This is an optimization exercise on Yosys and OpenROAD, whose aim is small area, a short achievable clock period and few clock cycles per item, not a production implementation.
The RTL was checked by simulation tests, not by an equivalence proof against the original design.
Some runs may be left out. An edit can pass the tests and still lose a function that they never use.

--- flow/design.v: outline only ---
// module neural_network: 3190 lines
module neural_network
(
    input          clk_i,
    input          rstn_i,
    input   [63:0] data_in_i,
    input          fire_i,
    output  [15:0] prediction_o,
    output         done_o
);
  // ...
==> flow/run.sh <==
#!/bin/bash
# synth_recipe.tcl (not shown) runs the flow's synth.tcl, then flattens the netlist and writes it again
# the make line also repeats each setting of config.mk as NAME=value (left out here)
make -C /OpenROAD-flow-scripts/flow DESIGN_CONFIG=/design/flow/config.mk WORK_HOME=/design/flow/orfs CLKGATE_MAP_FILE= SYNTH_SCRIPT=/design/flow/synth_recipe.tcl finish
==> flow/config.mk <==
export PLATFORM = sky130hd
export DESIGN_NAME = neural_network
export DESIGN_NICKNAME = neural_network
export VERILOG_FILES = /design/flow/design.v
export SDC_FILE = /design/flow/constraint.sdc
export NUM_CORES = 4
export LEC_CHECK = 0
export CAP_MARGIN = 20
export CORE_MARGIN = 2
export CORE_UTILIZATION = 35
export SLEW_MARGIN = 20
export SYNTH_MEMORY_MAX_BITS = 65536
==> flow/constraint.sdc <==
create_clock -name core_clock -period 10.0 [get_ports {clk_i}]
set_input_delay 2.0000 -clock core_clock [delete_from_list [all_inputs] [get_ports {clk_i}]]
set_output_delay 2.0000 -clock core_clock [all_outputs]
set_load 0.01 [all_outputs]
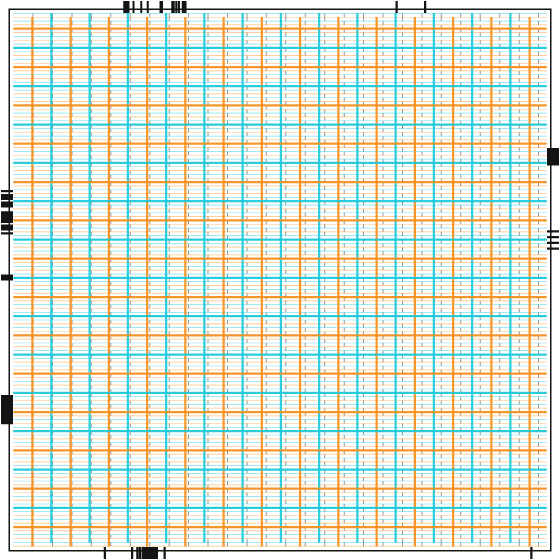
(run_1/power_grid.png)
Pins as bars on the die edge. Tap cells in grey.
[VDD] cyan
[VSS] orange
tap cells: 1903
met4 straps: 27
met1 rails: 140
rows: 139
met5 straps: 27
Die H: 383.2 microns
Die Span X: 383.2 microns
Core Box Area: 143100 sq um

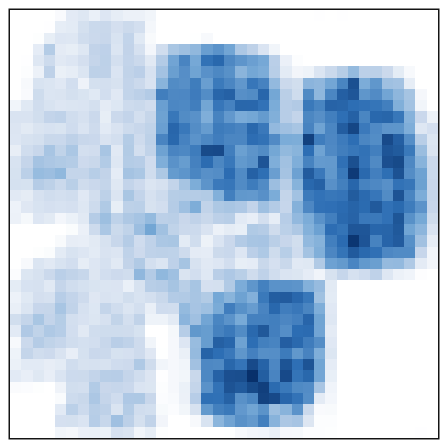
(run_1/metal_density.png)
38 x 38 tiles, from white (low) to dark blue (high), scaled to the fullest tile. Values are wire area over tile area, all layers added.
mean over tiles: 0.30
tiles over half the peak: 27%
fullest tile: 0.98
nearly empty tiles: 21%
final wirelength: 245200 microns
total number of vias: 57780
GRT Resource Usage Total: 32.09%

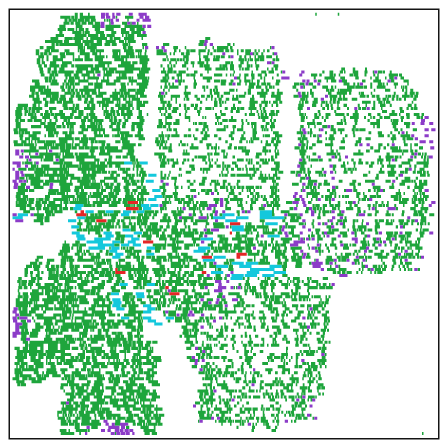
(run_1/placement_by_type.png)
[clock drivers and dummy loads] red | cells: 16
[combinational and other logic] green | cells: 6390
[flops] cyan | cells: 97
[other buffers and delay cells] purple | cells: 371
row cnt: 139
fin area: 54270 sq um
Seq/total area: 4.168%
Final Util: 37.92%

==> impl_metrics.json, run 1 <==
{
  "cts_tree": "yes",
  "synth_area_leaders": "ha_1, fa_1, a21oi_1, o21ai_0, inv_1",
  "synth_xor_area_share_pct": 6.279,
  "dp_slack_ns": 0.2073,
  "drc": 0,
  "cp.required_ns": 10.25,
  "drtIter0Drc": 8830,
  "cts.path.max_buffers": 2,
  "fp.dieArea_sq_um": 146900,
  "fillers": 15150,
  "layout_setup_ws_ns": 0.5151,
  "cts_root_buf": "clkbuf_16",
  "synth_edf_count": 31,
  "clk_latency_ns": 0.38,
  "synth_area_per_cell_sq_um": 7.228,
  "io_buffers": 80,
  "period_share_pct": 94.85,
  "drive_gt1_share_pct": 6.314,
  "use_met1_pct": 39.84,
  "vias_per_cell": 6.581,
  "cts_made_buffers": 9,
  "grt_use_met2_pct": 49.13,
  "critical_path.top_delay_family": "compound AO/OA/AOI/OAI gates",
  "setup_tns_ns": 0,
  "maxSlewViolCount": 0,
  "finalClockSkew_ns": 0.01448,
  "yosys.area.top_type_share_pct": 19.74,
  "synth_top_family_by_area": "compound AO/OA/AOI/OAI gates",
  "synth-adder-area-share_pct": 30.24,
  "slew_headroom_pct": 14.08,
  "worstPathArrival_ns": 9.73,
  "finalNetCount": 7994,
  "cp_slowest_cell": "clkdlybuf4s50_1",
  "period_needed_ns": 9.485,
  "wire_per_inst_microns": 27.94,
  "dp.cells": 8759,
  "synth_area_leader_cell": "ha_1",
  "cap_violations": 0,
  "post_cts_buffers": 0,
  "ys_types": 112,
  "syn_area_sq_um": 50330,
  "io_pins": 84,
  "ant_nets": 0,
  "fmax_mhz": 105.4,
  "routabilityCongestion": 1.086,
  "start_util_pct": 35.17,
  "setup_viol": 0,
  "synth_compound_area_share_pct": 32.51,
  "yosys_register_bits": 97,
  "syn2layout_area_growth_pct": 7.825,
  "min_path_cells": 0,
  "dpl.hpwl_microns": 178200,
  "synth_mux_area_share_pct": 1.355,
  "end_kind": "flip-flop",
  "path_class": "in -> reg",
  "slowest_delay_ns": 0.68,
  "cts.sinks": 97,
  "overflow": 0,
  "r2r_cells": 24,
  "h-tree-depth": 3,
  "yosys-top-cells-count": "ha_1, inv_1, a21oi_1",
  "critPathMaxFanout": 9,
  "hold_viol_final": 0,
  "ys_async_sr_fraction_pct": 2.062,
  "hold_buffers": 0,
  "gr-max-usage-layer": "met2",
  "place_area_sq_um": 53940,
  "synthSimpleGateAreaFrac_pct": 15.94,
  "path_buf_inv": 4,
  "yosys_most_used_dff": "dfxtp_1",
  "crit_cells": 29,
  "hold_path_class": "reg -> reg",
  "worst_pin_slew_ns": 1.285,
  "drtPass1Iterations": 10,
  "final_cells": 8779,
  "clkTransAtPathRegs_ns": 0.07,
  "status": "timing/DRC/antenna clean",
  "seq_area_frac_synth_pct": 4.494,
  "grt_pass1_wl_microns": 362500,
  "netlist_instances": 6964,
  "grt_pass1_vias": 55420,
  "rsz0062_at_grt": "false",
  "synth-warning-count": 1,
  "yosys.cell_count.top_type": "ha_1",
  "grt_max_degree": 113,
  "grt_antenna_before_repair": 13,
  "cp-start-kind": "input port",
  "grt_use_met3_pct": 8.671,
  "r2r_setup_slack_ns": 1.86
}
Testbench counts for the RTL of run 1, summed over its fixed seeds: cycles 4,096, items 2,048.
[run 1: layout make-up]
type / instances / area, sq um / share of cell area, %
antenna: 2 / 5.005 / 0.009222
clock buffer: 9 / 225.2 / 0.4150
clock inverter: 7 / 77.57 / 0.1429
inverter: 667 / 2512 / 4.629
multi-input combinational: 5723 / 43690 / 80.51
sequential: 97 / 2262 / 4.168
tap: 1903 / 2381 / 4.387
timing repair buffer: 371 / 3117 / 5.743
[run 1: metrics by stage]
step | hold slack, ns | util (%)
2_1_floorplan | 0.9278 | -
3_3_place_gp | 0.3691 | 37.68
3_5_place_dp | 0.3800 | 37.68
4_1_cts | 0.3966 | 37.89
5_1_grt | 0.4055 | 37.91
6_report | 0.3962 | 37.92
[run 1: cell families after synthesis]
logic type | after synthesis
AO/OA/AOI/OAI | 2482
AND/OR/NAND/NOR | 1758
buffers and inverters | 1147
adder cells (fa/ha/maj) | 1058
XOR/XNOR | 360
flip-flops | 97
multiplexers | 61
other | 1
[run 1: timing repair]
action / in CTS / in global routing
gates resized for setup: 0 / 2
endpoints found under the setup margin: 0 / 1
endpoints found under the hold margin: 0 / 0
[run 1: layout by cell type (no fill, tap or decap), types with 176 or more instances in the layout]
cell	Yosys	layout
ha_1	794	793
inv_1	656	654
a21oi_1	629	628
nand2_1	571	570
o21ai_0	513	509
nor2_1	486	480
buf_4	24	277
xnor2_1	275	271
fa_1	264	264
nor3_1	177	176
nand3_1	176	176
[run 1: layer usage]
layer,share of wire [%],vias to the layer above
met3,11,1197
met2,43,4133
li1,-,25210
met5,0.052,-
met1,38,27220
met4,7.7,18
==> run 2: changes to the inputs <==
--- a/flow/config.mk
+++ b/flow/config.mk
@@ -5,6 +5,7 @@
 export SDC_FILE = /design/flow/constraint.sdc
 export NUM_CORES = 4
 export LEC_CHECK = 0
+export ABC_AREA = 1
 export CAP_MARGIN = 20
 export CORE_MARGIN = 2
 export CORE_UTILIZATION = 35
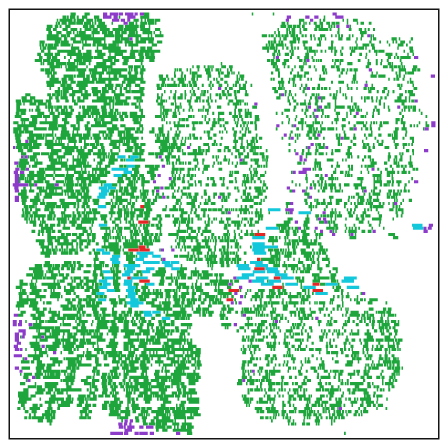
(run_2/placement_by_type.png)
[flops] cyan | cells: 97
[combinational and other logic] green | cells: 7269
[other buffers and delay cells] purple | cells: 201
[clock drivers and dummy loads] red | cells: 16
Final Util: 37.23%
Seq/total area: 4.436%

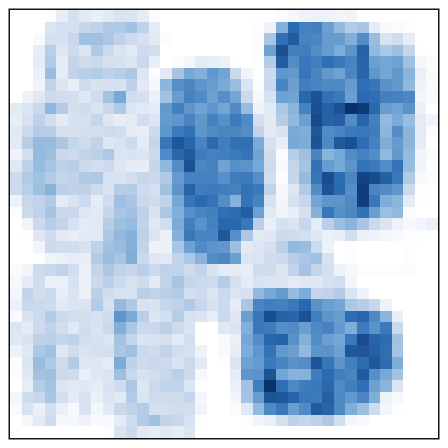
(run_2/metal_density.png)
37 x 37 tiles, from white (low) to dark blue (high), scaled to the fullest tile. Values are wire area over tile area, all layers added.
tiles over half the peak: 26%
fullest tile: 0.89
mean over tiles: 0.27
final wirelength: 219100 microns
GRT Resource Usage Total: 30.18%

==> impl_metrics.json, run 2 <==
{
  "finalNetCount": 8703,
  "dp.cells": 9361,
  "wl_met3_microns": 21800,
  "cp.required_ns": 10.28,
  "ys_async_sr_fraction_pct": 2.062,
  "grt_pass1_vias": 52890,
  "hold_path_class": "reg -> reg",
  "fmax_mhz": 114.0,
  "crit_cells": 37,
  "highest_layer": "met5",
  "vias_per_cell": 5.773,
  "synth-warning-count": 1,
  "dpl.hpwl_microns": 170000,
  "drtIter0Drc": 7005,
  "post_cts_resized": 0,
  "cts.path.max_buffers": 2,
  "post_cts_buffers": 0,
  "setup_tns_ns": 0,
  "vias": 54150,
  "grt_max_degree": 93,
  "slowest_delay_ns": 0.74,
  "drive_gt1_share_pct": 4.049,
  "cap_violations": 0,
  "period_needed_ns": 8.770,
  "clk_latency_ns": 0.37,
  "clkTransAtPathRegs_ns": 0.08,
  "slew_headroom_pct": 25.40,
  "hold_viol_final": 0,
  "yosys.cell_count.top_type": "nand2_1",
  "path_buf_inv": 7,
  "syn_area_sq_um": 48110,
  "io_buffers": 80,
  "critical_path.top_delay_family": "adder cells",
  "maxSlewViolCount": 0,
  "yosys_most_used_dff": "dfxtp_1",
  "final_common_cell": "nand2_1",
  "ys_types": 69,
  "path_class": "in -> reg",
  "cp_slowest_cell": "clkdlybuf4s50_1",
  "netlist_instances": 7626,
  "worst_pin_slew_ns": 1.116,
  "r2r_setup_slack_ns": 3.49,
  "cts_tree": "yes",
  "yosys.area.top_type_share_pct": 20.65,
  "grt_pass1_wl_microns": 328200,
  "finalClockSkew_ns": 0.01720,
  "wl_met2_microns": 95960,
  "met1Wirelength_microns": 87560,
  "synth_area_per_cell_sq_um": 6.309,
  "worstPathArrival_ns": 9.05,
  "crit_top_cell": "inv_1",
  "final_cells": 9379,
  "h-tree-depth": 3,
  "yosys_register_bits": 97,
  "critPathMaxFanout": 9,
  "setup_viol": 0,
  "overflow": 0,
  "drtPass1Iterations": 7,
  "routabilityCongestion": 1.059,
  "mostFrequentLayoutCells": "nand2_1, inv_1, ha_1, nand3_1, a21oi_1",
  "synth_edf_count": 31,
  "hold_buffers": 0,
  "start_util_pct": 35.12,
  "whs_ns": 0.7101,
  "synth_area_leader_cell": "ha_1",
  "seq_area_frac_synth_pct": 4.702,
  "r2r_cells": 30,
  "cts_made_buffers": 9,
  "rsz0062_at_grt": "false",
  "cp-start-kind": "input port",
  "end_kind": "flip-flop",
  "min_path_cells": 1,
  "status": "timing/DRC/antenna clean",
  "rows": 136,
  "period_share_pct": 87.70,
  "syn2layout_area_growth_pct": 5.997,
  "cts.sinks": 97,
  "cts_root_buf": "clkbuf_16",
  "drc": 0,
  "yosys-top-cells-count": "nand2_1, inv_1, ha_1",
  "fp.dieArea_sq_um": 140400,
  "grt_antenna_before_repair": 4,
  "ant_nets": 0,
  "synth_area_leaders": "ha_1, nand2_1, fa_1, inv_1, nand3_1",
  "wire_per_inst_microns": 23.36,
  "io_pins": 84
}
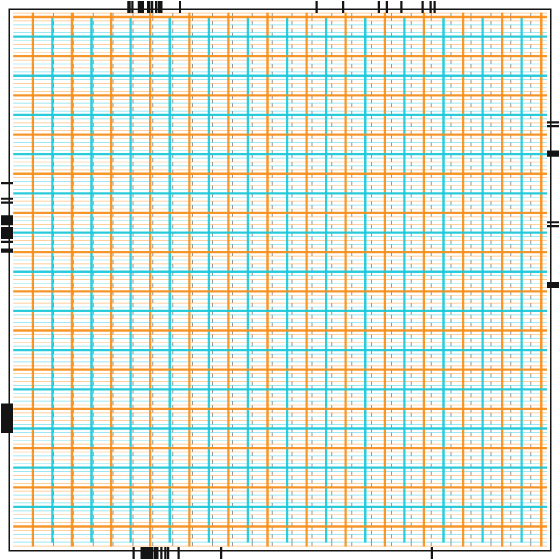
(run_2/power_grid.png)
Pins as bars on the die edge. Tap cells in grey.
[VSS] orange
[VDD] cyan
tap cells: 1794
met4 straps: 27
met5 straps: 27
signal pins: 84
met1 rails: 137
Core Box Area: 137000 sq um
Die Span X: 374.8 microns

run 2: cell count changes in the layout (fill, tap and decap cells not counted), sizes merged, moves of 105 or more:
cell,previous run,this run
a211oi,117,12
a31oi,153,48
buf,295,125
inv,666,1051
nand2,573,2238
nand3,176,696
nor3,180,35
o21ai,537,426
xnor2,276,98
xor2,84,258
run 2: logic make-up (layout without fill, tap and decap cells):
family / after synthesis / count (layout) / share of synthesized area (%)
AND/OR/NAND/NOR: 3512 / 3512 / 30.92
adder cells (fa/ha/maj): 1058 / 1058 / 31.63
flip-flops: 97 / 97 / 4.702
XOR/XNOR: 356 / 356 / 6.481
other: 1 / 6 / 0.007794
AO/OA/AOI/OAI: 1286 / 1286 / 14.99
buffers and inverters: 1316 / 1270 / 11.26
run 2: metal layers:
metal | vias to the layer above | global-route usage, %
li1 | 24910 | -
met4 | 6 | 15.75
met5 | - | 0
met2 | 3394 | 48.20
met1 | 25020 | 38.66
met3 | 812 | 5.512
run 2: cell type report:
cell class	count	area [sq um]
Clock buffer	9	225.2
Timing Repair Buffer	201	1727
Multi-Input combinational cell	6216	40480
Sequential cell	97	2262
Clock inverter	7	91.34
Inverter	1053	3960
Tap cell	1794	2245
Antenna cell	2	5.005
Fill cell	15070	85980
run 2: worst reg2reg max path, delay by kind of cell (launching register included):
family / cells / cell delay (ns)
buf+inv: 2 / 0.66
compound gates: 2 / 0.66
flops: 1 / 0.37
simple gates: 23 / 3.28
fa+ha+maj: 3 / 1.25
run 2: through the flow:
stage          area (sq um)  setup WS, ns
2_1_floorplan         48120         2.194
3_3_place_gp          50680        0.9238
3_5_place_dp          50680        0.9116
4_1_cts               50990         1.269
5_1_grt               50990        0.6993
6_report              51000         1.230
==> run 3: changes to the inputs <==
--- a/flow/config.mk
+++ b/flow/config.mk
@@ -9,5 +9,6 @@
 export CAP_MARGIN = 20
 export CORE_MARGIN = 2
 export CORE_UTILIZATION = 35
+export SETUP_SLACK_MARGIN = 1.5
 export SLEW_MARGIN = 20
 export SYNTH_MEMORY_MAX_BITS = 65536
==> impl_metrics.json, run 3 <==
{
  "synth_area_leaders": "ha_1, nand2_1, fa_1, inv_1, nand3_1",
  "core_sq_um": 137000,
  "cp-start-kind": "flip-flop",
  "r2r_cells": 30,
  "period_share_pct": 83.12,
  "grt_pass1_wl_microns": 328700,
  "r2r_setup_slack_ns": 3.59,
  "cap_violations": 0,
  "synth_area_per_cell_sq_um": 6.309,
  "crit_top_cell": "nand2_1",
  "slew_headroom_pct": 24.76,
  "grt_antenna_before_repair": 5,
  "die_width_microns": 374.8,
  "ant_nets": 0,
  "grt_use_met2_pct": 48.21,
  "h-tree-depth": 3,
  "setup_viol": 0,
  "hold_viol_final": 0,
  "period_needed_ns": 8.312,
  "hold_buffers": 0,
  "fp.dieArea_sq_um": 140400,
  "drtIter0Drc": 7284,
  "vias_per_cell": 5.784,
  "yosys-top-cells-count": "nand2_1, inv_1, ha_1",
  "end_kind": "output pin",
  "synth_edf_count": 31,
  "dp.cells": 9361,
  "maxSlewViolCount": 0,
  "critPathMaxFanout": 23,
  "cts_made_buffers": 9,
  "cts.path.max_buffers": 2,
  "final_cells": 9455,
  "yosys.area.top_type_share_pct": 20.65,
  "mostFrequentLayoutCells": "nand2_1, inv_1, ha_1, nand3_1, a21oi_1",
  "io_pins": 84,
  "drive_gt1_share_pct": 5.861,
  "routabilityCongestion": 1.059,
  "cp_slowest_cell": "clkdlybuf4s50_1",
  "cts_root_buf": "clkbuf_16",
  "yosys_most_used_dff": "dfxtp_1",
  "status": "timing/DRC/antenna clean",
  "worstPathArrival_ns": 6.31,
  "synth-warning-count": 1,
  "cts.sinks": 97,
  "finalNetCount": 8781,
  "ys_types": 69,
  "yosys_register_bits": 97,
  "drc": 0,
  "finalClockSkew_ns": 0.01830,
  "overflow": 0,
  "grt_max_degree": 93,
  "worst_pin_slew_ns": 1.125,
  "netlist_instances": 7626,
  "rsz0062_at_grt": "true",
  "ys_async_sr_fraction_pct": 2.062,
  "diodes": 0,
  "cts_tree": "yes",
  "drtPass1Iterations": 7,
  "syn2layout_area_growth_pct": 7.872,
  "setup_tns_ns": 0,
  "synth_area_leader_cell": "ha_1",
  "final_common_cell": "nand2_1",
  "dpl.hpwl_microns": 170000,
  "cp.required_ns": 8.00,
  "use_met1_pct": 38.70,
  "hold_path_class": "reg -> reg",
  "io_buffers": 80,
  "clk_latency_ns": 0.37,
  "gr-max-usage-layer": "met2",
  "seq_area_frac_synth_pct": 4.702,
  "whs_ns": 0.7123,
  "vias": 54690,
  "grt_use_met3_pct": 5.531,
  "grt_pass1_vias": 52990,
  "yosys.cell_count.top_type": "nand2_1",
  "clkTransAtPathRegs_ns": 0.08,
  "fmax_mhz": 120.3,
  "slowest_delay_ns": 0.60,
  "min_path_cells": 1,
  "syn_area_sq_um": 48110,
  "die_y_microns": 374.8,
  "path_class": "reg -> out"
}
run 3: worst max-delay path, delay by kind of cell (launching register included):
| family | cells | cell delay, ns |
|---|---|---|
| buffers and inverters | 9 | 2.53 |
| AND/OR/NAND/NOR | 12 | 1.79 |
| adder cells (fa/ha/maj) | 1 | 0.36 |
| flip-flops | 1 | 0.46 |
| AO/OA/AOI/OAI | 5 | 0.75 |
run 3: metal layers:
metal  up-vias  share of wire (%)
met4         8                6.5
met2      3389                 44
li1      25080                  -
met3       836                 10
met5         -              0.026
met1     25370                 40
run 3: metrics by stage:
stage	setup slack, ns	area [sq um]	util, %
after CTS	1.506	51080	37.29
final	1.688	51900	37.89
after floorplan	2.194	48120	-
after detailed placement	0.9116	50680	36.99
after global placement	0.9238	50680	36.99
after global routing	1.381	51900	37.89
run 3: kinds of logic after synthesis:
kind of cell | count (synthesis) | synth area share, %
buffers and inverters | 1316 | 11.26
xor gates and xnor gates | 356 | 6.481
other | 1 | 0.007794
AOI/OAI and AO/OA | 1286 | 14.99
adders and majority gates | 1058 | 31.63
DFF | 97 | 4.702
and+or+nand+nor | 3512 | 30.92
run 3: repair_timing:
action,4_1_cts,5_1_grt
hold endpoints to repair,0,0
buffers inserted,10,68
gates resized for setup,17,107
setup endpoints to repair,2,15
pin swaps,0,12
run 3: final cells by class:
| type | instances | area (sq um) |
|---|---|---|
| fillers | 15000 | 85080 |
| multi-input cells | 6216 | 40660 |
| inverters | 1053 | 4043 |
| repair buffers | 279 | 2370 |
| flip-flops and latches | 97 | 2262 |
| well taps | 1794 | 2245 |
| clock buffers | 9 | 225.2 |
| clock inverters | 7 | 91.34 |
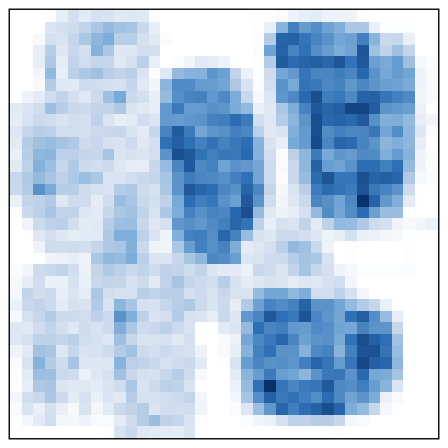
(run_3/metal_density.png)
37 x 37 tiles, from white (low) to dark blue (high), scaled to the fullest tile. Values are wire area over tile area, all layers added.
fullest tile: 0.89
densest ninth of the die: north-east
nearly empty tiles: 17%
mean over tiles: 0.27
tiles over half the peak: 26%
GRT Resource Usage Total: 30.22%
final wirelength: 220100 microns
WL per Instance: 23.28 microns

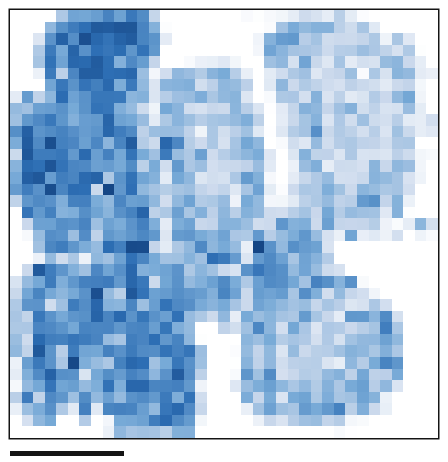
(run_3/cell_density.png)
Bar = 100 microns. 37 x 37 tiles, from white (low) to dark blue (high), 0 to 100% covered.
nearly empty tiles: 18%
fullest tile: 91%
mean over tiles: 35%
tiles over 75% full: 4.5%
Initial Util: 35.12%
Final Util: 37.89%

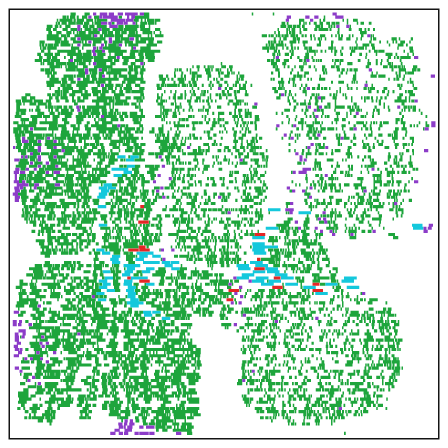
(run_3/placement_by_type.png)
[clock drivers and dummy loads] red | cells: 16
[other buffers and delay cells] purple | cells: 279
[flops] cyan | cells: 97
[combinational and other logic] green | cells: 7269
Seq/total area: 4.359%
fin area: 51900 sq um
row cnt: 136

--- run 4: outline of the changes from run 3 ---
flow/design.v: 3190 -> 2753 lines; modules unchanged: 0
  neural_network: edited, 3190 -> 63 lines
  nn_m643c: new, 95 lines
  nn_m7888: new, 61 lines
  nn_m76c2: new, 110 lines
  nn_m6e67: new, 161 lines
  nn_pair: new, 4 lines
  nn_hidx: new, 10 lines
  nn_oidx: new, 7 lines
  nn_tab_a0n: new, 523 lines
  nn_tab_a0p: new, 75 lines
  nn_tab_t1n: new, 523 lines
  nn_tab_t1p: new, 75 lines
  nn_tab_sign: new, 523 lines
  nn_tab_sigp: new, 523 lines
==> module nn_m643c as of run 4 <==
module nn_m643c (input [14:0] a, output [14:0] p);
wire [14:0] na = ~a;
wire w0 = a[3] ^ a[7];
wire w1 = a[3] & a[7];
wire w2 = a[4] ^ a[8];
wire w3 = a[4] & a[8];
wire w4 = a[0] ^ a[5] ^ a[9];
wire w5 = (a[0] & a[5]) | (a[0] & a[9]) | (a[5] & a[9]);
wire w6 = a[1] ^ a[6] ^ a[10];
wire w7 = (a[1] & a[6]) | (a[1] & a[10]) | (a[6] & a[10]);
wire w8 = a[2] ^ a[7] ^ a[11];
wire w9 = (a[2] & a[7]) | (a[2] & a[11]) | (a[7] & a[11]);
wire w10 = a[3] ^ a[8] ^ a[12];
wire w11 = (a[3] & a[8]) | (a[3] & a[12]) | (a[8] & a[12]);
wire w12 = a[4] ^ a[9] ^ a[13];
wire w13 = (a[4] & a[9]) | (a[4] & a[13]) | (a[9] & a[13]);
wire w14 = a[5] ^ a[10] ^ a[14];
wire w15 = (a[5] & a[10]) | (a[5] & a[14]) | (a[10] & a[14]);
wire w16 = a[6] ^ a[11];
wire w17 = a[6] & a[11];
wire w18 = a[7] ^ a[12];
wire w19 = a[7] & a[12];
wire w20 = a[8] ^ a[13];
wire w21 = a[8] & a[13];
wire w22 = a[9] ^ a[14];
wire w23 = a[9] & a[14];
wire w24 = na[0] ^ na[11];
wire w25 = na[0] & na[11];
wire w26 = na[1] ^ na[12] ^ w1;
wire w27 = (na[1] & na[12]) | (na[1] & w1) | (na[12] & w1);
wire w28 = na[2] ^ na[13] ^ w3;
wire w29 = (na[2] & na[13]) | (na[2] & w3) | (na[13] & w3);
wire w30 = na[3] ^ na[14] ^ w5;
wire w31 = (na[3] & na[14]) | (na[3] & w5) | (na[14] & w5);
wire w32 = na[4] ^ w7 ^ w8;
wire w33 = (na[4] & w7) | (na[4] & w8) | (w7 & w8);
wire w34 = na[5] ^ w9 ^ w10;
wire w35 = (na[5] & w9) | (na[5] & w10) | (w9 & w10);
wire w36 = na[6] ^ w11 ^ w12;
wire w37 = (na[6] & w11) | (na[6] & w12) | (w11 & w12);
wire w38 = na[7] ^ w13 ^ w14;
wire w39 = (na[7] & w13) | (na[7] & w14) | (w13 & w14);
wire w40 = na[8] ^ w16 ^ w15;
wire w41 = (na[8] & w16) | (na[8] & w15) | (w16 & w15);
wire w42 = na[9] ^ w17 ^ w18;
wire w43 = (na[9] & w17) | (na[9] & w18) | (w17 & w18);
wire w44 = na[10] ^ w19 ^ w20;
wire w45 = (na[10] & w19) | (na[10] & w20) | (w19 & w20);
wire w46 = na[11] ^ w21 ^ w22;
wire w47 = (na[11] & w21) | (na[11] & w22) | (w21 & w22);
wire w48 = a[10] ^ na[12] ^ w23;
wire w49 = (a[10] & na[12]) | (a[10] & w23) | (na[12] & w23);
wire w50 = a[11] ^ na[13];
wire w51 = a[11] & na[13];
wire w52 = a[12] ^ na[14];
wire w53 = a[0] ^ a[4];
wire w54 = a[0] & a[4];
wire w55 = a[1] ^ a[5] ^ na[9];
wire w56 = (a[1] & a[5]) | (a[1] & na[9]) | (a[5] & na[9]);
wire w57 = a[2] ^ a[6] ^ na[10];
wire w58 = (a[2] & a[6]) | (a[2] & na[10]) | (a[6] & na[10]);
wire w59 = ~(w0 ^ w24);
wire w60 = w0 | w24;
wire w61 = w2 ^ w25 ^ w26;
wire w62 = (w2 & w25) | (w2 & w26) | (w25 & w26);
wire w63 = w4 ^ w27 ^ w28;
wire w64 = (w4 & w27) | (w4 & w28) | (w27 & w28);
wire w65 = w6 ^ w29 ^ w30;
wire w66 = (w6 & w29) | (w6 & w30) | (w29 & w30);
wire w67 = ~(w31 ^ w32);
wire w68 = w31 | w32;
wire w69 = ~(w33 ^ w34);
wire w70 = w33 | w34;
wire w71 = ~(w35 ^ w36);
wire w72 = w35 | w36;
wire w73 = ~(w37 ^ w38);
wire w74 = w37 | w38;
wire w75 = ~(w39 ^ w40);
wire w76 = w39 | w40;
wire w77 = ~(w42 ^ w41);
wire w78 = w42 | w41;
wire w79 = ~(w43 ^ w44);
wire w80 = w43 | w44;
wire w81 = ~(w45 ^ w46);
wire w82 = w45 | w46;
wire w83 = ~(w47 ^ w48);
wire w84 = w47 | w48;
wire w85 = ~(w50 ^ w49);
wire w86 = w50 | w49;
wire w87 = ~(w51 ^ w52);
wire [27:0] ra = {w86, w84, w82, w80, w78, w76, w74, w72, w70, w68, w66, w64, w62, w60, w58, w56, w54, w53, a[3], a[2], a[1], a[0], na[3], na[2], na[1], na[0], 1'b0, 1'b0};
wire [27:0] rb = {w87, w85, w83, w81, w79, w77, w75, w73, w71, w69, w67, w65, w63, w61, w59, w57, w55, na[8], na[7], na[6], na[5], na[4], 1'b0, 1'b0, 1'b0, 1'b1, 1'b0, 1'b0};
wire [13:0] lo = {1'b0, ra[12:0]} + {1'b0, rb[12:0]};
assign p = ra[27:13] + rb[27:13] + {14'd0, lo[13]};
endmodule
==> module nn_oidx as of run 4 <==
module nn_oidx (input [15:0] a0, input [14:0] t1, output pos, output [8:0] p, output [8:0] n);
wire [16:0] d = {2'b0, t1} - {1'b0, a0};
wire [16:0] e = {1'b0, a0} - {2'b0, t1};
assign pos = ~d[16];
assign p = d[14:6];
assign n = e[14:6];
endmodule
==> module nn_m6e67 as of run 4 <==
module nn_m6e67 (input [14:0] a, output [14:0] p);
wire [14:0] na = ~a;
wire w0 = a[5] ^ a[9];
wire w1 = a[5] & a[9];
wire w2 = a[6] ^ a[10];
wire w3 = a[6] & a[10];
wire w4 = a[7] ^ a[11];
wire w5 = a[7] & a[11];
wire w6 = a[0] ^ a[8] ^ a[12];
wire w7 = (a[0] & a[8]) | (a[0] & a[12]) | (a[8] & a[12]);
wire w8 = a[1] ^ a[9] ^ a[13];
wire w9 = (a[1] & a[9]) | (a[1] & a[13]) | (a[9] & a[13]);
wire w10 = a[2] ^ a[10] ^ a[14];
wire w11 = (a[2] & a[10]) | (a[2] & a[14]) | (a[10] & a[14]);
wire w12 = a[3] ^ a[11];
wire w13 = a[3] & a[11];
wire w14 = a[4] ^ a[12];
wire w15 = a[4] & a[12];
wire w16 = a[2] ^ a[6] ^ na[0];
wire w17 = (a[2] & a[6]) | (a[2] & na[0]) | (a[6] & na[0]);
wire w18 = a[3] ^ a[7] ^ na[1];
wire w19 = (a[3] & a[7]) | (a[3] & na[1]) | (a[7] & na[1]);
wire w20 = a[4] ^ a[8] ^ na[2];
wire w21 = (a[4] & a[8]) | (a[4] & na[2]) | (a[8] & na[2]);
wire w22 = na[0] ^ na[3] ^ na[7];
wire w23 = (na[0] & na[3]) | (na[0] & na[7]) | (na[3] & na[7]);
wire w24 = na[12] ^ w0;
wire w25 = na[12] & w0;
wire w26 = na[1] ^ na[4] ^ na[8];
wire w27 = (na[1] & na[4]) | (na[1] & na[8]) | (na[4] & na[8]);
wire w28 = na[13] ^ w1 ^ w2;
wire w29 = (na[13] & w1) | (na[13] & w2) | (w1 & w2);
wire w30 = na[2] ^ na[5] ^ na[9];
wire w31 = (na[2] & na[5]) | (na[2] & na[9]) | (na[5] & na[9]);
wire w32 = na[14] ^ w3 ^ w4;
wire w33 = (na[14] & w3) | (na[14] & w4) | (w3 & w4);
wire w34 = na[3] ^ na[6] ^ na[10];
wire w35 = (na[3] & na[6]) | (na[3] & na[10]) | (na[6] & na[10]);
wire w36 = ~(w5 ^ w6);
wire w37 = w5 | w6;
wire w38 = na[4] ^ na[7] ^ na[11];
wire w39 = (na[4] & na[7]) | (na[4] & na[11]) | (na[7] & na[11]);
wire w40 = ~(w7 ^ w8);
wire w41 = w7 | w8;
wire w42 = na[5] ^ na[8] ^ na[12];
wire w43 = (na[5] & na[8]) | (na[5] & na[12]) | (na[8] & na[12]);
wire w44 = ~(w9 ^ w10);
wire w45 = w9 | w10;
wire w46 = na[6] ^ na[9] ^ na[13];
wire w47 = (na[6] & na[9]) | (na[6] & na[13]) | (na[9] & na[13]);
wire w48 = ~(w12 ^ w11);
wire w49 = w12 | w11;
wire w50 = na[7] ^ na[10] ^ na[14];
wire w51 = (na[7] & na[10]) | (na[7] & na[14]) | (na[10] & na[14]);
wire w52 = ~(w13 ^ w14);
wire w53 = w13 | w14;
wire w54 = a[5] ^ a[13] ^ na[8];
wire w55 = (a[5] & a[13]) | (a[5] & na[8]) | (a[13] & na[8]);
wire w56 = na[11] ^ w15;
wire w57 = na[11] & w15;
wire w58 = a[6] ^ a[14] ^ na[9];
wire w59 = (a[6] & a[14]) | (a[6] & na[9]) | (a[14] & na[9]);
wire w60 = ~na[12];
wire w61 = a[7] ^ na[10] ^ na[13];
wire w62 = (a[7] & na[10]) | (a[7] & na[13]) | (na[10] & na[13]);
wire w63 = a[8] ^ na[11];
wire w64 = a[8] & na[11];
wire w65 = a[2] ^ na[0];
wire w66 = a[2] & na[0];
wire w67 = a[3] ^ na[1];
wire w68 = a[3] & na[1];
wire w69 = a[0] ^ a[4] ^ na[2];
wire w70 = (a[0] & a[4]) | (a[0] & na[2]) | (a[4] & na[2]);
wire w71 = a[1] ^ a[5] ^ na[3];
wire w72 = (a[1] & a[5]) | (a[1] & na[3]) | (a[5] & na[3]);
wire w73 = na[4] ^ na[9] ^ w16;
wire w74 = (na[4] & na[9]) | (na[4] & w16) | (na[9] & w16);
wire w75 = na[5] ^ na[10] ^ w17;
wire w76 = (na[5] & na[10]) | (na[5] & w17) | (na[10] & w17);
wire w77 = na[6] ^ na[11] ^ w19;
wire w78 = (na[6] & na[11]) | (na[6] & w19) | (na[11] & w19);
wire w79 = w21 ^ w22 ^ w24;
wire w80 = (w21 & w22) | (w21 & w24) | (w22 & w24);
wire w81 = w23 ^ w25 ^ w26;
wire w82 = (w23 & w25) | (w23 & w26) | (w25 & w26);
wire w83 = w27 ^ w30 ^ w29;
wire w84 = (w27 & w30) | (w27 & w29) | (w30 & w29);
wire w85 = w31 ^ w34 ^ w33;
wire w86 = (w31 & w34) | (w31 & w33) | (w34 & w33);
wire w87 = w35 ^ w38 ^ w37;
wire w88 = (w35 & w38) | (w35 & w37) | (w38 & w37);
wire w89 = w39 ^ w42 ^ w41;
wire w90 = (w39 & w42) | (w39 & w41) | (w42 & w41);
wire w91 = w43 ^ w46 ^ w45;
wire w92 = (w43 & w46) | (w43 & w45) | (w46 & w45);
wire w93 = w47 ^ w50 ^ w52;
wire w94 = (w47 & w50) | (w47 & w52) | (w50 & w52);
wire w95 = w51 ^ w53 ^ w54;
wire w96 = (w51 & w53) | (w51 & w54) | (w53 & w54);
wire w97 = w60 ^ w55 ^ w57;
wire w98 = (w60 & w55) | (w60 & w57) | (w55 & w57);
wire w99 = na[12] ^ w59 ^ w61;
wire w100 = (na[12] & w59) | (na[12] & w61) | (w59 & w61);
wire w101 = na[14] ^ w63 ^ w62;
wire w102 = (na[14] & w63) | (na[14] & w62) | (w63 & w62);
wire w103 = a[9] ^ na[12];
wire w104 = a[9] & na[12];
wire w105 = a[10] ^ na[13];
wire w106 = a[10] & na[13];
wire w107 = a[11] ^ na[14];
wire w108 = a[11] & na[14];
wire w109 = na[5] ^ w65;
wire w110 = na[5] & w65;
wire w111 = na[6] ^ w66 ^ w67;
wire w112 = (na[6] & w66) | (na[6] & w67) | (w66 & w67);
wire w113 = na[7] ^ w68 ^ w69;
wire w114 = (na[7] & w68) | (na[7] & w69) | (w68 & w69);
wire w115 = na[8] ^ w70 ^ w71;
wire w116 = (na[8] & w70) | (na[8] & w71) | (w70 & w71);
wire w117 = ~(w72 ^ w73);
wire w118 = w72 | w73;
wire w119 = w18 ^ w74 ^ w75;
wire w120 = (w18 & w74) | (w18 & w75) | (w74 & w75);
wire w121 = w20 ^ w76 ^ w77;
wire w122 = (w20 & w76) | (w20 & w77) | (w76 & w77);
wire w123 = ~(w78 ^ w79);
wire w124 = w78 | w79;
wire w125 = w28 ^ w80 ^ w81;
wire w126 = (w28 & w80) | (w28 & w81) | (w80 & w81);
wire w127 = w32 ^ w82 ^ w83;
wire w128 = (w32 & w82) | (w32 & w83) | (w82 & w83);
wire w129 = w36 ^ w84 ^ w85;
wire w130 = (w36 & w84) | (w36 & w85) | (w84 & w85);
wire w131 = w40 ^ w86 ^ w87;
wire w132 = (w40 & w86) | (w40 & w87) | (w86 & w87);
wire w133 = w44 ^ w88 ^ w89;
wire w134 = (w44 & w88) | (w44 & w89) | (w88 & w89);
wire w135 = w48 ^ w90 ^ w91;
wire w136 = (w48 & w90) | (w48 & w91) | (w90 & w91);
wire w137 = w49 ^ w93 ^ w92;
wire w138 = (w49 & w93) | (w49 & w92) | (w93 & w92);
wire w139 = w56 ^ w94 ^ w95;
wire w140 = (w56 & w94) | (w56 & w95) | (w94 & w95);
wire w141 = w58 ^ w96 ^ w97;
wire w142 = (w58 & w96) | (w58 & w97) | (w96 & w97);
wire w143 = ~(w98 ^ w99);
wire w144 = w98 | w99;
wire w145 = ~(w100 ^ w101);
wire w146 = w100 | w101;
wire w147 = w103 ^ w64 ^ w102;
wire w148 = (w103 & w64) | (w103 & w102) | (w64 & w102);
wire w149 = ~(w104 ^ w105);
wire w150 = w104 | w105;
wire w151 = ~(w106 ^ w107);
wire w152 = w106 | w107;
wire w153 = a[12] ^ w108;
wire [27:0] ra = {w152, w150, w148, w146, w144, w142, w140, w138, w136, w134, w132, w130, w128, w126, w124, w122, w120, w118, w116, w114, w112, w110, w109, a[1], a[0], na[2], na[1], na[0]};
wire [27:0] rb = {w153, w151, w149, w147, w145, w143, w141, w139, w137, w135, w133, w131, w129, w127, w125, w123, w121, w119, w117, w115, w113, w111, 1'b1, na[4], na[3], 1'b0, 1'b0, 1'b1};
wire [13:0] lo = {1'b0, ra[12:0]} + {1'b0, rb[12:0]};
assign p = ra[27:13] + rb[27:13] + {14'd0, lo[13]};
endmodule
==> module nn_hidx as of run 4 <==
module nn_hidx (input [15:0] a, input [15:0] b, output pos, output [5:0] p, output [8:0] n);
wire [16:0] t = {a[15], a} + {b[15], b};
wire [16:0] u = {a[15], a} + {b[15], b} - 17'h07796;
wire [16:0] m = 17'h07796 - {a[15], a} - {b[15], b};
wire neg_s = t[16] & (|t[14:0]);
wire ge = (u[14:0] < 15'h086A);         
assign pos = ~neg_s & ge;               
assign p = u[11:6];
assign n = m[14:6];
endmodule
==> module nn_pair as of run 4 <==
module nn_pair (input sa, input [14:0] ma, input sb, input [14:0] mb, output [15:0] s);
wire [16:0] v = ({17{sa}} ^ {2'b0, ma}) + ({17{sb}} ^ {2'b0, mb}) + {16'd0, sa} + {16'd0, sb};
assign s = {v[16] & (|v[14:0]), v[14:0]};
endmodule
==> module nn_m7888 as of run 4 <==
module nn_m7888 (input [14:0] a, output [14:0] p);
wire [14:0] na = ~a;
wire w0 = a[4] ^ a[8];
wire w1 = a[4] & a[8];
wire w2 = a[5] ^ a[9];
wire w3 = a[5] & a[9];
wire w4 = a[6] ^ a[10];
wire w5 = a[6] & a[10];
wire w6 = a[7] ^ a[11];
wire w7 = a[7] & a[11];
wire w8 = a[0] ^ a[8] ^ a[12];
wire w9 = (a[0] & a[8]) | (a[0] & a[12]) | (a[8] & a[12]);
wire w10 = a[1] ^ a[9] ^ a[13];
wire w11 = (a[1] & a[9]) | (a[1] & a[13]) | (a[9] & a[13]);
wire w12 = a[2] ^ a[10] ^ a[14];
wire w13 = (a[2] & a[10]) | (a[2] & a[14]) | (a[10] & a[14]);
wire w14 = a[3] ^ a[11];
wire w15 = a[3] & a[11];
wire w16 = a[4] ^ a[12];
wire w17 = a[4] & a[12];
wire w18 = a[5] ^ a[13];
wire w19 = a[5] & a[13];
wire w20 = a[6] ^ a[14];
wire w21 = a[6] & a[14];
wire w22 = na[0] ^ w0;
wire w23 = na[0] & w0;
wire w24 = na[1] ^ w1 ^ w2;
wire w25 = (na[1] & w1) | (na[1] & w2) | (w1 & w2);
wire w26 = na[2] ^ w3 ^ w4;
wire w27 = (na[2] & w3) | (na[2] & w4) | (w3 & w4);
wire w28 = na[3] ^ w5 ^ w6;
wire w29 = (na[3] & w5) | (na[3] & w6) | (w5 & w6);
wire w30 = na[4] ^ w7 ^ w8;
wire w31 = (na[4] & w7) | (na[4] & w8) | (w7 & w8);
wire w32 = na[5] ^ w9 ^ w10;
wire w33 = (na[5] & w9) | (na[5] & w10) | (w9 & w10);
wire w34 = na[6] ^ w11 ^ w12;
wire w35 = (na[6] & w11) | (na[6] & w12) | (w11 & w12);
wire w36 = na[7] ^ w14 ^ w13;
wire w37 = (na[7] & w14) | (na[7] & w13) | (w14 & w13);
wire w38 = na[8] ^ w15 ^ w16;
wire w39 = (na[8] & w15) | (na[8] & w16) | (w15 & w16);
wire w40 = na[9] ^ w17 ^ w18;
wire w41 = (na[9] & w17) | (na[9] & w18) | (w17 & w18);
wire w42 = na[10] ^ w19 ^ w20;
wire w43 = (na[10] & w19) | (na[10] & w20) | (w19 & w20);
wire w44 = a[7] ^ na[11] ^ w21;
wire w45 = (a[7] & na[11]) | (a[7] & w21) | (na[11] & w21);
wire w46 = a[8] ^ na[12];
wire w47 = a[8] & na[12];
wire w48 = a[9] ^ na[13];
wire w49 = a[9] & na[13];
wire w50 = a[10] ^ na[14];
wire w51 = a[10] & na[14];
wire w52 = ~a[11];
wire w53 = ~a[12];
wire [27:0] ra = {a[11], w51, w49, w47, w45, w43, w41, w39, w37, w35, w33, w31, w29, w27, w25, w23, w22, a[3], a[2], a[1], a[0], a[3], a[2], a[1], a[0], 1'b0, 1'b0, 1'b0};
wire [27:0] rb = {w53, w52, w50, w48, w46, w44, w42, w40, w38, w36, w34, w32, w30, w28, w26, w24, 1'b1, a[7], a[6], a[5], a[4], 1'b0, 1'b0, 1'b0, 1'b0, 1'b0, 1'b0, 1'b0};
wire [13:0] lo = {1'b0, ra[12:0]} + {1'b0, rb[12:0]};
assign p = ra[27:13] + rb[27:13] + {14'd0, lo[13]};
endmodule
==> flow/flow/run.sh (new file) <==
#!/bin/bash
# The standard layout with two changes after the standard synthesis:
#  - the platform's delay cells (clkdlybuf4s*, dlygate4sd*, dlymetal6s*) are
#    added to its don't-use list, so the port buffers that placement inserts
#    are plain buffers rather than delay cells;
#  - sizing may swap a cell for one of another footprint
#    (MATCH_CELL_FOOTPRINT=0; the platform sets 1).
# Each step's output goes to its own log.
set -e
bash standard.sh synth > synth.log 2>&1
DU=$(sed -n '/^export DONT_USE_CELLS/,/^$/p' "$FLOW_HOME/platforms/sky130hd/config.mk" \
     | tr -d '\\' | tr -s ' \n' ' ' | sed 's/export DONT_USE_CELLS += //; s/#.*//')
for c in clkdlybuf4s15_1 clkdlybuf4s15_2 clkdlybuf4s18_1 clkdlybuf4s18_2 \
         clkdlybuf4s25_1 clkdlybuf4s25_2 clkdlybuf4s50_1 clkdlybuf4s50_2 \
         dlygate4sd1_1 dlygate4sd2_1 dlygate4sd3_1 \
         dlymetal6s2s_1 dlymetal6s4s_1 dlymetal6s6s_1; do
    DU="$DU sky130_fd_sc_hd__$c"
done
echo "DONT_USE_CELLS=$DU" > dont_use.log
bash standard.sh "DONT_USE_CELLS=$DU" MATCH_CELL_FOOTPRINT=0 finish > layout.log 2>&1
==> flow/standard.sh (new file) <==
#!/bin/bash
# synth_recipe.tcl (not shown) runs the flow's synth.tcl, then flattens the netlist and writes it again
# the make line also repeats each setting of config.mk as NAME=value (left out here)
make -C /OpenROAD-flow-scripts/flow DESIGN_CONFIG=/design/flow/config.mk WORK_HOME=/design/flow/orfs CLKGATE_MAP_FILE= SYNTH_SCRIPT=/design/flow/synth_recipe.tcl "${@:-finish}"
--- a/flow/config.mk
+++ b/flow/config.mk
@@ -9,6 +9,6 @@
 export CAP_MARGIN = 20
 export CORE_MARGIN = 2
-export CORE_UTILIZATION = 35
-export SETUP_SLACK_MARGIN = 1.5
+export CORE_UTILIZATION = 40
+export SETUP_SLACK_MARGIN = 0.3
 export SLEW_MARGIN = 20
 export SYNTH_MEMORY_MAX_BITS = 65536
removed: flow/run.sh
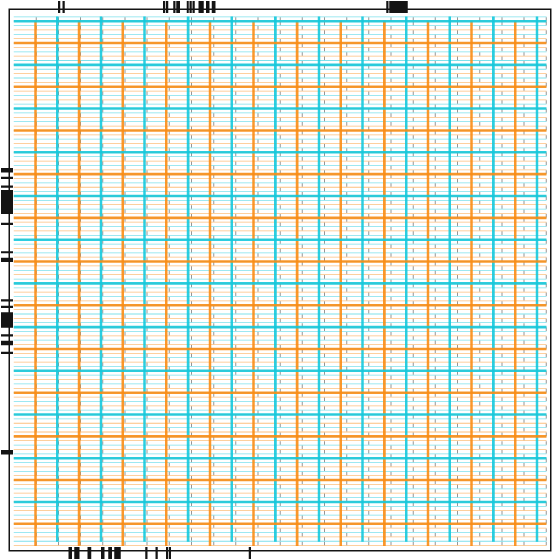
(run_4/power_grid.png)
Pins as bars on the die edge. Tap cells in grey.
[VDD] cyan
[VSS] orange
signal pins: 84
met5 straps: 24
Die H: 336.1 microns
Core Box Area: 109200 sq um
Die Span X: 336.1 microns

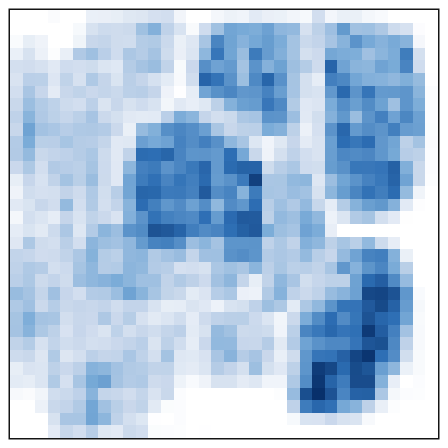
(run_4/metal_density.png)
34 x 34 tiles, from white (low) to dark blue (high), scaled to the fullest tile. Values are wire area over tile area, all layers added.
fullest tile: 0.86
nearly empty tiles: 12%
emptiest ninth of the die: south
densest ninth of the die: centre
tiles over half the peak: 24%
WL per Instance: 20.64 microns
final wirelength: 188300 microns
total number of vias: 51270
GRT Resource Usage Total: 32.54%

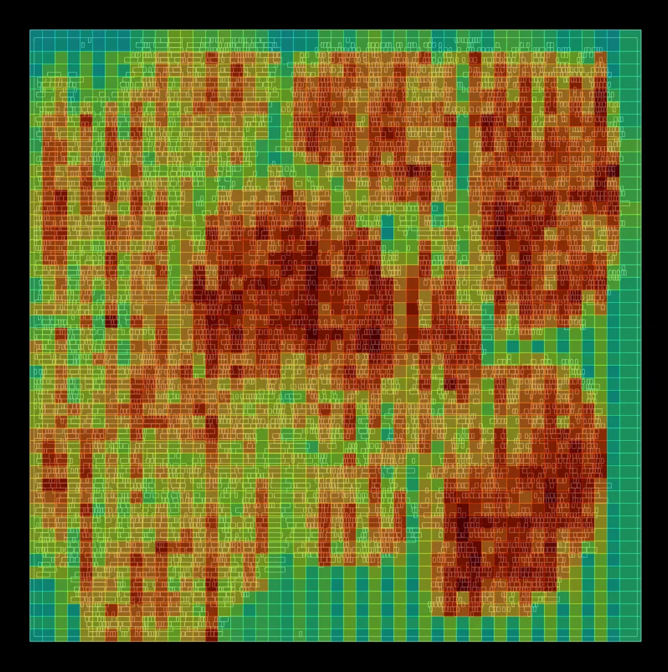
(run_4/congestion.png)
GR Layer Usage met2: 53.79%
M1 GR Usage: 42.18%
Final Util: 47.40%

==> impl_metrics.json, run 4 <==
{
  "h-tree-depth": 3,
  "finalNetCount": 8660,
  "hold_path_class": "in -> async",
  "hold_buffers": 0,
  "status": "timing/DRC/antenna clean",
  "clkTransAtPathRegs_ns": 0.06,
  "dp.cells": 9060,
  "cap_violations": 0,
  "worstPathArrival_ns": 7.46,
  "setup_viol": 0,
  "drtIter0Drc": 6095,
  "synth_top_family_by_area": "adder cells",
  "cts_made_buffers": 9,
  "wl_met3_microns": 16450,
  "period_share_pct": 94.62,
  "grt_antenna_before_repair": 3,
  "yosys_register_bits": 65,
  "diodes": 0,
  "maxSlewViolCount": 0,
  "rows": 121,
  "grt_pass1_vias": 49440,
  "cts_root_buf": "clkbuf_16",
  "cp_slowest_cell": "fa_2",
  "io_pins": 84,
  "drtPass1Iterations": 8,
  "grt_max_degree": 59,
  "drive_gt1_share_pct": 12.74,
  "vias_per_cell": 5.621,
  "syn_area_sq_um": 44110,
  "synth-adder-area-share_pct": 31.58,
  "fmax_mhz": 105.7,
  "synth_compound_area_share_pct": 17.37,
  "final_common_cell": "nand2_1",
  "synth_xor_area_share_pct": 6.918,
  "ys_async_sr_fraction_pct": 1.538,
  "yosys.cell_count.top_type": "nand2_1",
  "drc": 0,
  "overflow": 0,
  "highest_layer": "met5",
  "yosys_most_used_dff": "edfxtp_1",
  "seq_area_frac_synth_pct": 4.414,
  "setup_tns_ns": 0,
  "cts_tree": "yes",
  "mostFrequentLayoutCells": "nand2_1, inv_1, ha_1, nand3_1, a21oi_1",
  "synthSimpleGateAreaFrac_pct": 27.47,
  "routabilityCongestion": 1.064,
  "synth_mux_area_share_pct": 0.02553,
  "start_util_pct": 40.41,
  "worst_pin_slew_ns": 1.029,
  "yosys-top-cells-count": "nand2_1, inv_1, ha_1",
  "netlist_instances": 6895,
  "ant_nets": 0,
  "dpl.hpwl_microns": 154800,
  "rsz0062_at_grt": "true",
  "synth_area_leader_cell": "ha_1",
  "cts.path.max_buffers": 2,
  "slowest_delay_ns": 0.50,
  "syn2layout_area_growth_pct": 17.30,
  "cts.sinks": 65,
  "slew_headroom_pct": 30.93,
  "ys_types": 69,
  "final_cells": 9122,
  "yosys.area.top_type_share_pct": 19.37,
  "synth_area_per_cell_sq_um": 6.397,
  "cp-start-kind": "flip-flop",
  "io_buffers": 80,
  "critPathMaxFanout": 19,
  "grt_pass1_wl_microns": 288300,
  "wl_met2_microns": 84920,
  "synth_area_leaders": "ha_1, nand2_1, fa_1, inv_1, nand3_1",
  "synth_edf_count": 64,
  "fp.dieArea_sq_um": 112900,
  "path_class": "reg -> out",
  "cp.required_ns": 8.00,
  "met1Wirelength_microns": 76100,
  "end_kind": "output pin",
  "hold_viol_final": 0,
  "synth-warning-count": 7,
  "period_needed_ns": 9.462
}
Testbench counts for the RTL of run 4, summed over its fixed seeds: cycles 2,048, items 2,048.
==> run 4: changes by cell type after synthesis, moves of 46 or more <==
cell / delta
dfxtp_1: -64
clkbuf_1: +46
a21oi_1: -68
buf_2: -50
nand2_1: -514
inv_1: +91
ha_1: -111
nand3_1: -128
==> run 4: logic make-up after synthesis <==
kind of cell,after synthesis
buffers and inverters,1375
XOR/XNOR,333
other,1
AND/OR/NAND/NOR,2860
adder cells (fa/ha/maj),952
multiplexers,1
AO/OA/AOI/OAI,1308
flip-flops,65
==> run 4: metal layers <==
layer  up-vias  GRT usage (%)
met5         -              0
li1      24050              -
met3       669          3.985
met1     23670          42.18
met4         4          15.20
met2      2881          53.79
==> run 4: worst max-delay path, delay by kind of cell (launching register included) <==
family          cells  cell delay (ns)
simple gates       14             2.24
buf+inv            11             1.70
fa+ha+maj           4             1.30
compound gates      6             1.17
flops               1             0.46
xor+xnor            1             0.21
==> run 4: timing repair <==
item                       4_1_cts  5_1_grt
setup endpoints to repair       12       13
setup buffers                    3       43
resized for setup               52      377
pin swaps                        3       44
==> run 4: area by class of cell <==
cell class	instances	area (sq um)
Fill cell	11550	57410
Tap cell	1476	1847
Sequential cell	65	1947
Timing Repair Buffer	968	5279
Clock inverter	7	60.06
Clock buffer	9	225.2
Multi-Input combinational cell	5457	38070
Inverter	1140	4317
==> run 4: metrics by stage <==
step                      worst slack (ns)  instance area, sq um  utilization [%]  hold WS (ns)
after floorplan                      1.444                 44120                -         1.704
after global placement              0.1813                 49780            45.60         1.763
after detailed placement            0.2915                 49780            45.60         1.765
after CTS                           0.3037                 50250            46.04         1.398
after global routing                0.2179                 51740            47.40         1.400
final                               0.5375                 51740            47.40         1.402
==> run_4/cell_density.png <==
Bar = 100 microns. 34 x 34 tiles, from white (low) to dark blue (high), 0 to 100% covered.
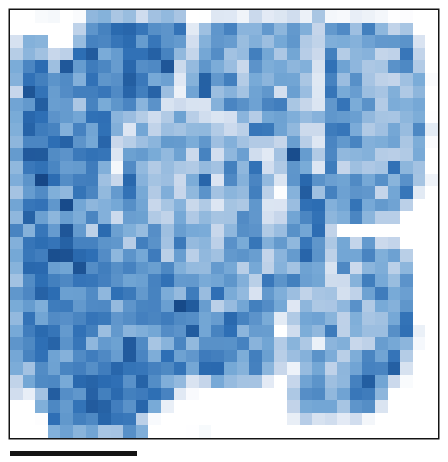

==> run 5: changes to the inputs <==
--- a/flow/config.mk
+++ b/flow/config.mk
@@ -8,7 +8,7 @@
 export ABC_AREA = 1
 export CAP_MARGIN = 20
 export CORE_MARGIN = 2
-export CORE_UTILIZATION = 40
-export SETUP_SLACK_MARGIN = 0.3
+export CORE_UTILIZATION = 45
+export SETUP_SLACK_MARGIN = 0.15
 export SLEW_MARGIN = 20
 export SYNTH_MEMORY_MAX_BITS = 65536
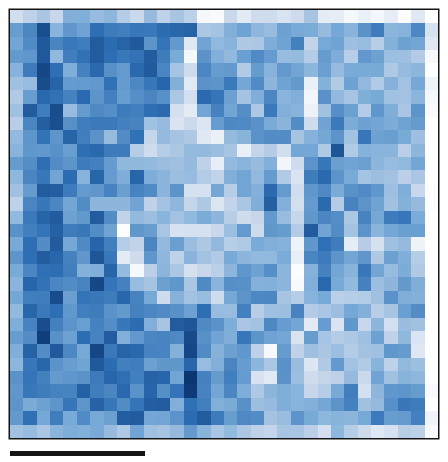
(run_5/cell_density.png)
Bar = 100 microns. 32 x 32 tiles, from white (low) to dark blue (high), 0 to 100% covered.
nearly empty tiles: 2.4%
fullest tile: 98%
tiles over 75% full: 9.3%
mean over tiles: 49%
Final Util: 52.78%
Initial Util: 45.54%
Core Box Area: 96850 sq um

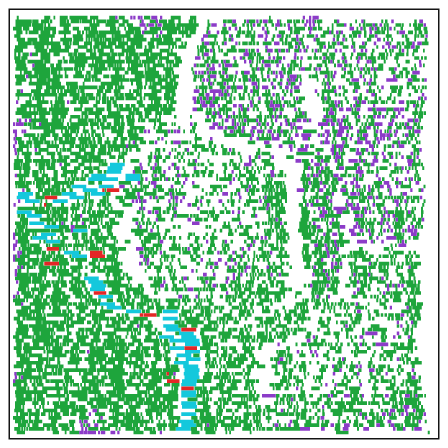
(run_5/placement_by_type.png)
[clock drivers and dummy loads] red | cells: 16
[flops] cyan | cells: 65
[other buffers and delay cells] purple | cells: 986
[combinational and other logic] green | cells: 6597
row cnt: 114
fin area: 51120 sq um
Seq/total area: 3.809%

==> impl_metrics.json, run 5 <==
{
  "status": "timing/DRC/antenna clean",
  "synth_area_leaders": "ha_1, nand2_1, fa_1, inv_1, nand3_1",
  "yosys_most_used_dff": "edfxtp_1",
  "path_buf_inv": 9,
  "hold_buffers": 0,
  "overflow": 0,
  "period_share_pct": 95.60,
  "cts_tree": "yes",
  "grt_antenna_before_repair": 4,
  "drtPass1Iterations": 10,
  "place_area_sq_um": 49700,
  "synth_edf_count": 64,
  "vias": 51340,
  "maxSlewViolCount": 0,
  "fmax_mhz": 104.6,
  "layout_setup_ws_ns": 0.4397,
  "crit_top_cell": "nand2_1",
  "drtIter0Drc": 6112,
  "end_kind": "output pin",
  "yosys.cell_count.top_type": "nand2_1",
  "finalNetCount": 8678,
  "h-tree-depth": 3,
  "cts.path.max_buffers": 2,
  "setup_viol": 0,
  "wire_per_inst_microns": 21.41,
  "synth_area_leader_cell": "ha_1",
  "path_class": "reg -> out",
  "synth_area_per_cell_sq_um": 6.397,
  "routabilityCongestion": 1.074,
  "wirelength_microns": 191500,
  "worst_pin_slew_ns": 1.024,
  "die_y_microns": 317.1,
  "seq_area_frac_synth_pct": 4.414,
  "crit_cells": 40,
  "dp.cells": 8899,
  "drc": 0,
  "cts_made_buffers": 9,
  "critPathMaxFanout": 8,
  "fp.dieArea_sq_um": 100500,
  "worstPathArrival_ns": 7.56,
  "grt_pass1_vias": 49470,
  "yosys_register_bits": 65,
  "netlist_instances": 6895,
  "final_common_cell": "nand2_1",
  "io_pins": 84,
  "setup_tns_ns": 0,
  "mostFrequentLayoutCells": "nand2_1, inv_1, ha_1, nand3_1, a21oi_1",
  "ys_async_sr_fraction_pct": 1.538,
  "use_met1_pct": 46.07,
  "ant_nets": 0,
  "hold_viol_final": 0,
  "cap_violations": 0,
  "vias_per_cell": 5.742,
  "hold_path_class": "in -> async",
  "dpl.hpwl_microns": 158700,
  "critical_path.top_delay_family": "simple AND/OR/NAND/NOR gates",
  "cp_slowest_cell": "ha_2",
  "cp.required_ns": 8.00,
  "yosys.area.top_type_share_pct": 19.37,
  "slowest_delay_ns": 0.38,
  "ys_types": 69,
  "io_buffers": 80,
  "rsz0062_at_grt": "true",
  "period_needed_ns": 9.560,
  "slew_headroom_pct": 31.71,
  "grt_max_degree": 77,
  "drive_gt1_share_pct": 12.10,
  "die_width_microns": 317.1,
  "syn_area_sq_um": 44110,
  "cts_root_buf": "clkbuf_16",
  "cts.sinks": 65,
  "final_cells": 8942,
  "yosys-top-cells-count": "nand2_1, inv_1, ha_1",
  "cp-start-kind": "flip-flop",
  "grt_pass1_wl_microns": 289600,
  "clkTransAtPathRegs_ns": 0.05,
  "synth-warning-count": 7,
  "dp_slack_ns": 0.3923,
  "syn2layout_area_growth_pct": 15.88
}
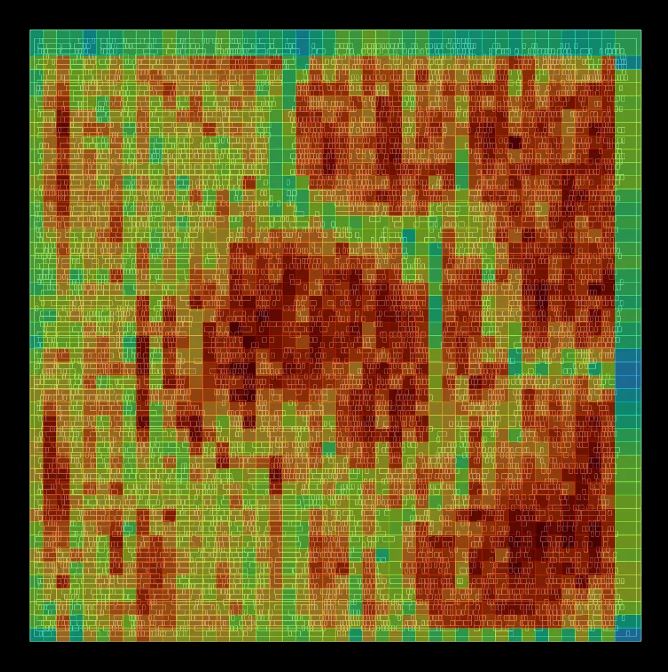
(run_5/congestion.png)
GR Layer Usage met2: 61.28%
met3 Usage GRT: 5.967%
GRT Resource Usage Total: 37.22%
global routing's busiest layer: met2

-- run 5: layer usage --
metal  share of wire, %  vias to the layer above
li1                   -                    24100
met1                 40                    23710
met2                 45                     2769
met3                8.3                      755
met4                6.9                        4
met5              0.012                        -
-- run 5: cells by family after synthesis --
| logic type | after synthesis | share of synthesized area [%] |
|---|---|---|
| AOI/OAI and AO/OA | 1308 | 17.37 |
| xor gates and xnor gates | 333 | 6.918 |
| adders and majority gates | 952 | 31.58 |
| buffers and inverters | 1375 | 12.21 |
| DFF | 65 | 4.414 |
| muxes | 1 | 0.02553 |
| other | 1 | 0.008502 |
| and+or+nand+nor | 2860 | 27.47 |
-- run 5: layout make-up --
class                      count  area (sq um)
fill                       10120         45730
clock inverter                 6         106.4
sequential                    65          1947
inverter                    1140          4295
tap                         1276          1597
antenna                        2         5.005
timing repair buffer         986          5315
multi-input combinational   5457         37620
clock buffer                  10         229.0
-- run 5: timing repair --
action	CTS	global route
pin swaps	0	19
endpoints found under the hold margin	0	0
resized for setup	13	285
cloned	0	2
endpoints found under the setup margin	7	13
buffers inserted	0	23
-- run 5: through the flow --
stage / hold slack (ns) / utilization (%)
after global routing: 1.391 / 52.77
final: 1.399 / 52.78
after floorplan: 1.704 / -
after CTS: 1.389 / 51.70
after global placement: 1.765 / 51.31
after detailed placement: 1.770 / 51.31

==> gallery <==
Congestion heat map.
Plate I
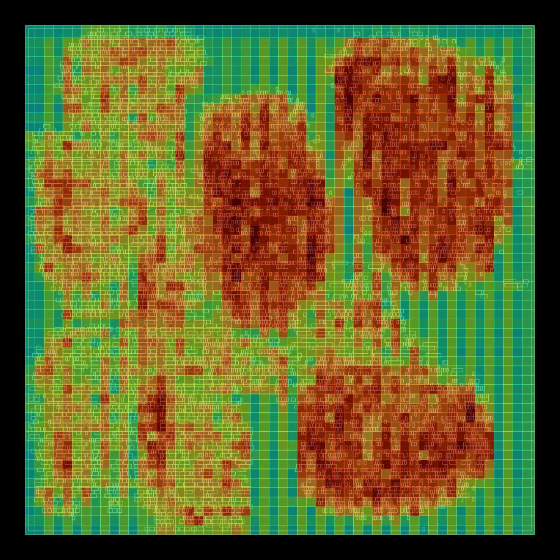
Plate II
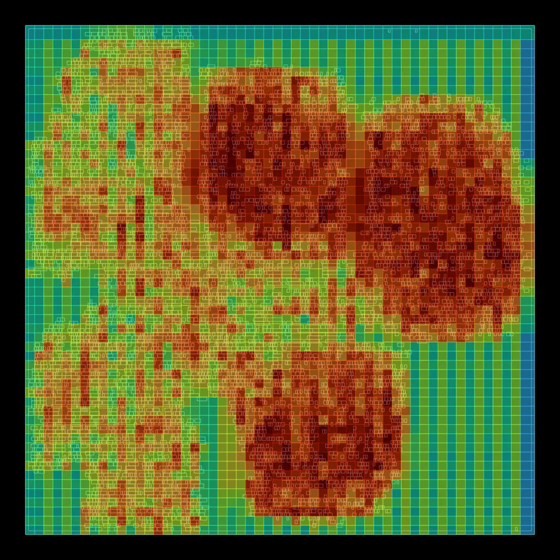
- most wire per cell: Plate II
- run 1 = Plate II
- run 2 = Plate I

[static timing again, ports no longer ideal]
The flow's constraints put no driver on any port. The routed layouts listed below were extracted and timed again, unchanged, in two steps.
Step 1 assumes that a clkbuf_16 drives the clock port and a buf_2 every other input.
Step 2 times the ports against the registers' clock, not the clock port: input delays grow and output delays shrink by t, the midpoint of the rising clock arrivals with the driver on.
Slacks: ideal / step 1 / step 2; pairs: ideal / step 1.
run	t (ns)	slack for setup (ns)	slew at the worst register clock pin (ns)	worst data-port slew with drivers (ns)	cell pins on the clock port's net
run 1	0.428	0.515 / 0.544 / 0.120	0.08 / 0.08	0.04	1
run 2	0.435	1.230 / 1.274 / 0.839	0.08 / 0.08	0.05	1
run 3	0.434	1.688 / 1.618 / 1.406	0.09 / 0.09	0.06	1
run 4	0.394	0.538 / 0.486 / 0.589	0.07 / 0.07	0.05	1
run 5	0.400	0.440 / 0.392 / 0.587	0.06 / 0.06	0.04	1
After both steps every run listed still meets setup and hold. The setup slack of run 1, which loses most, moves by +0.029 ns with the drivers and by -0.395 ns with both steps.
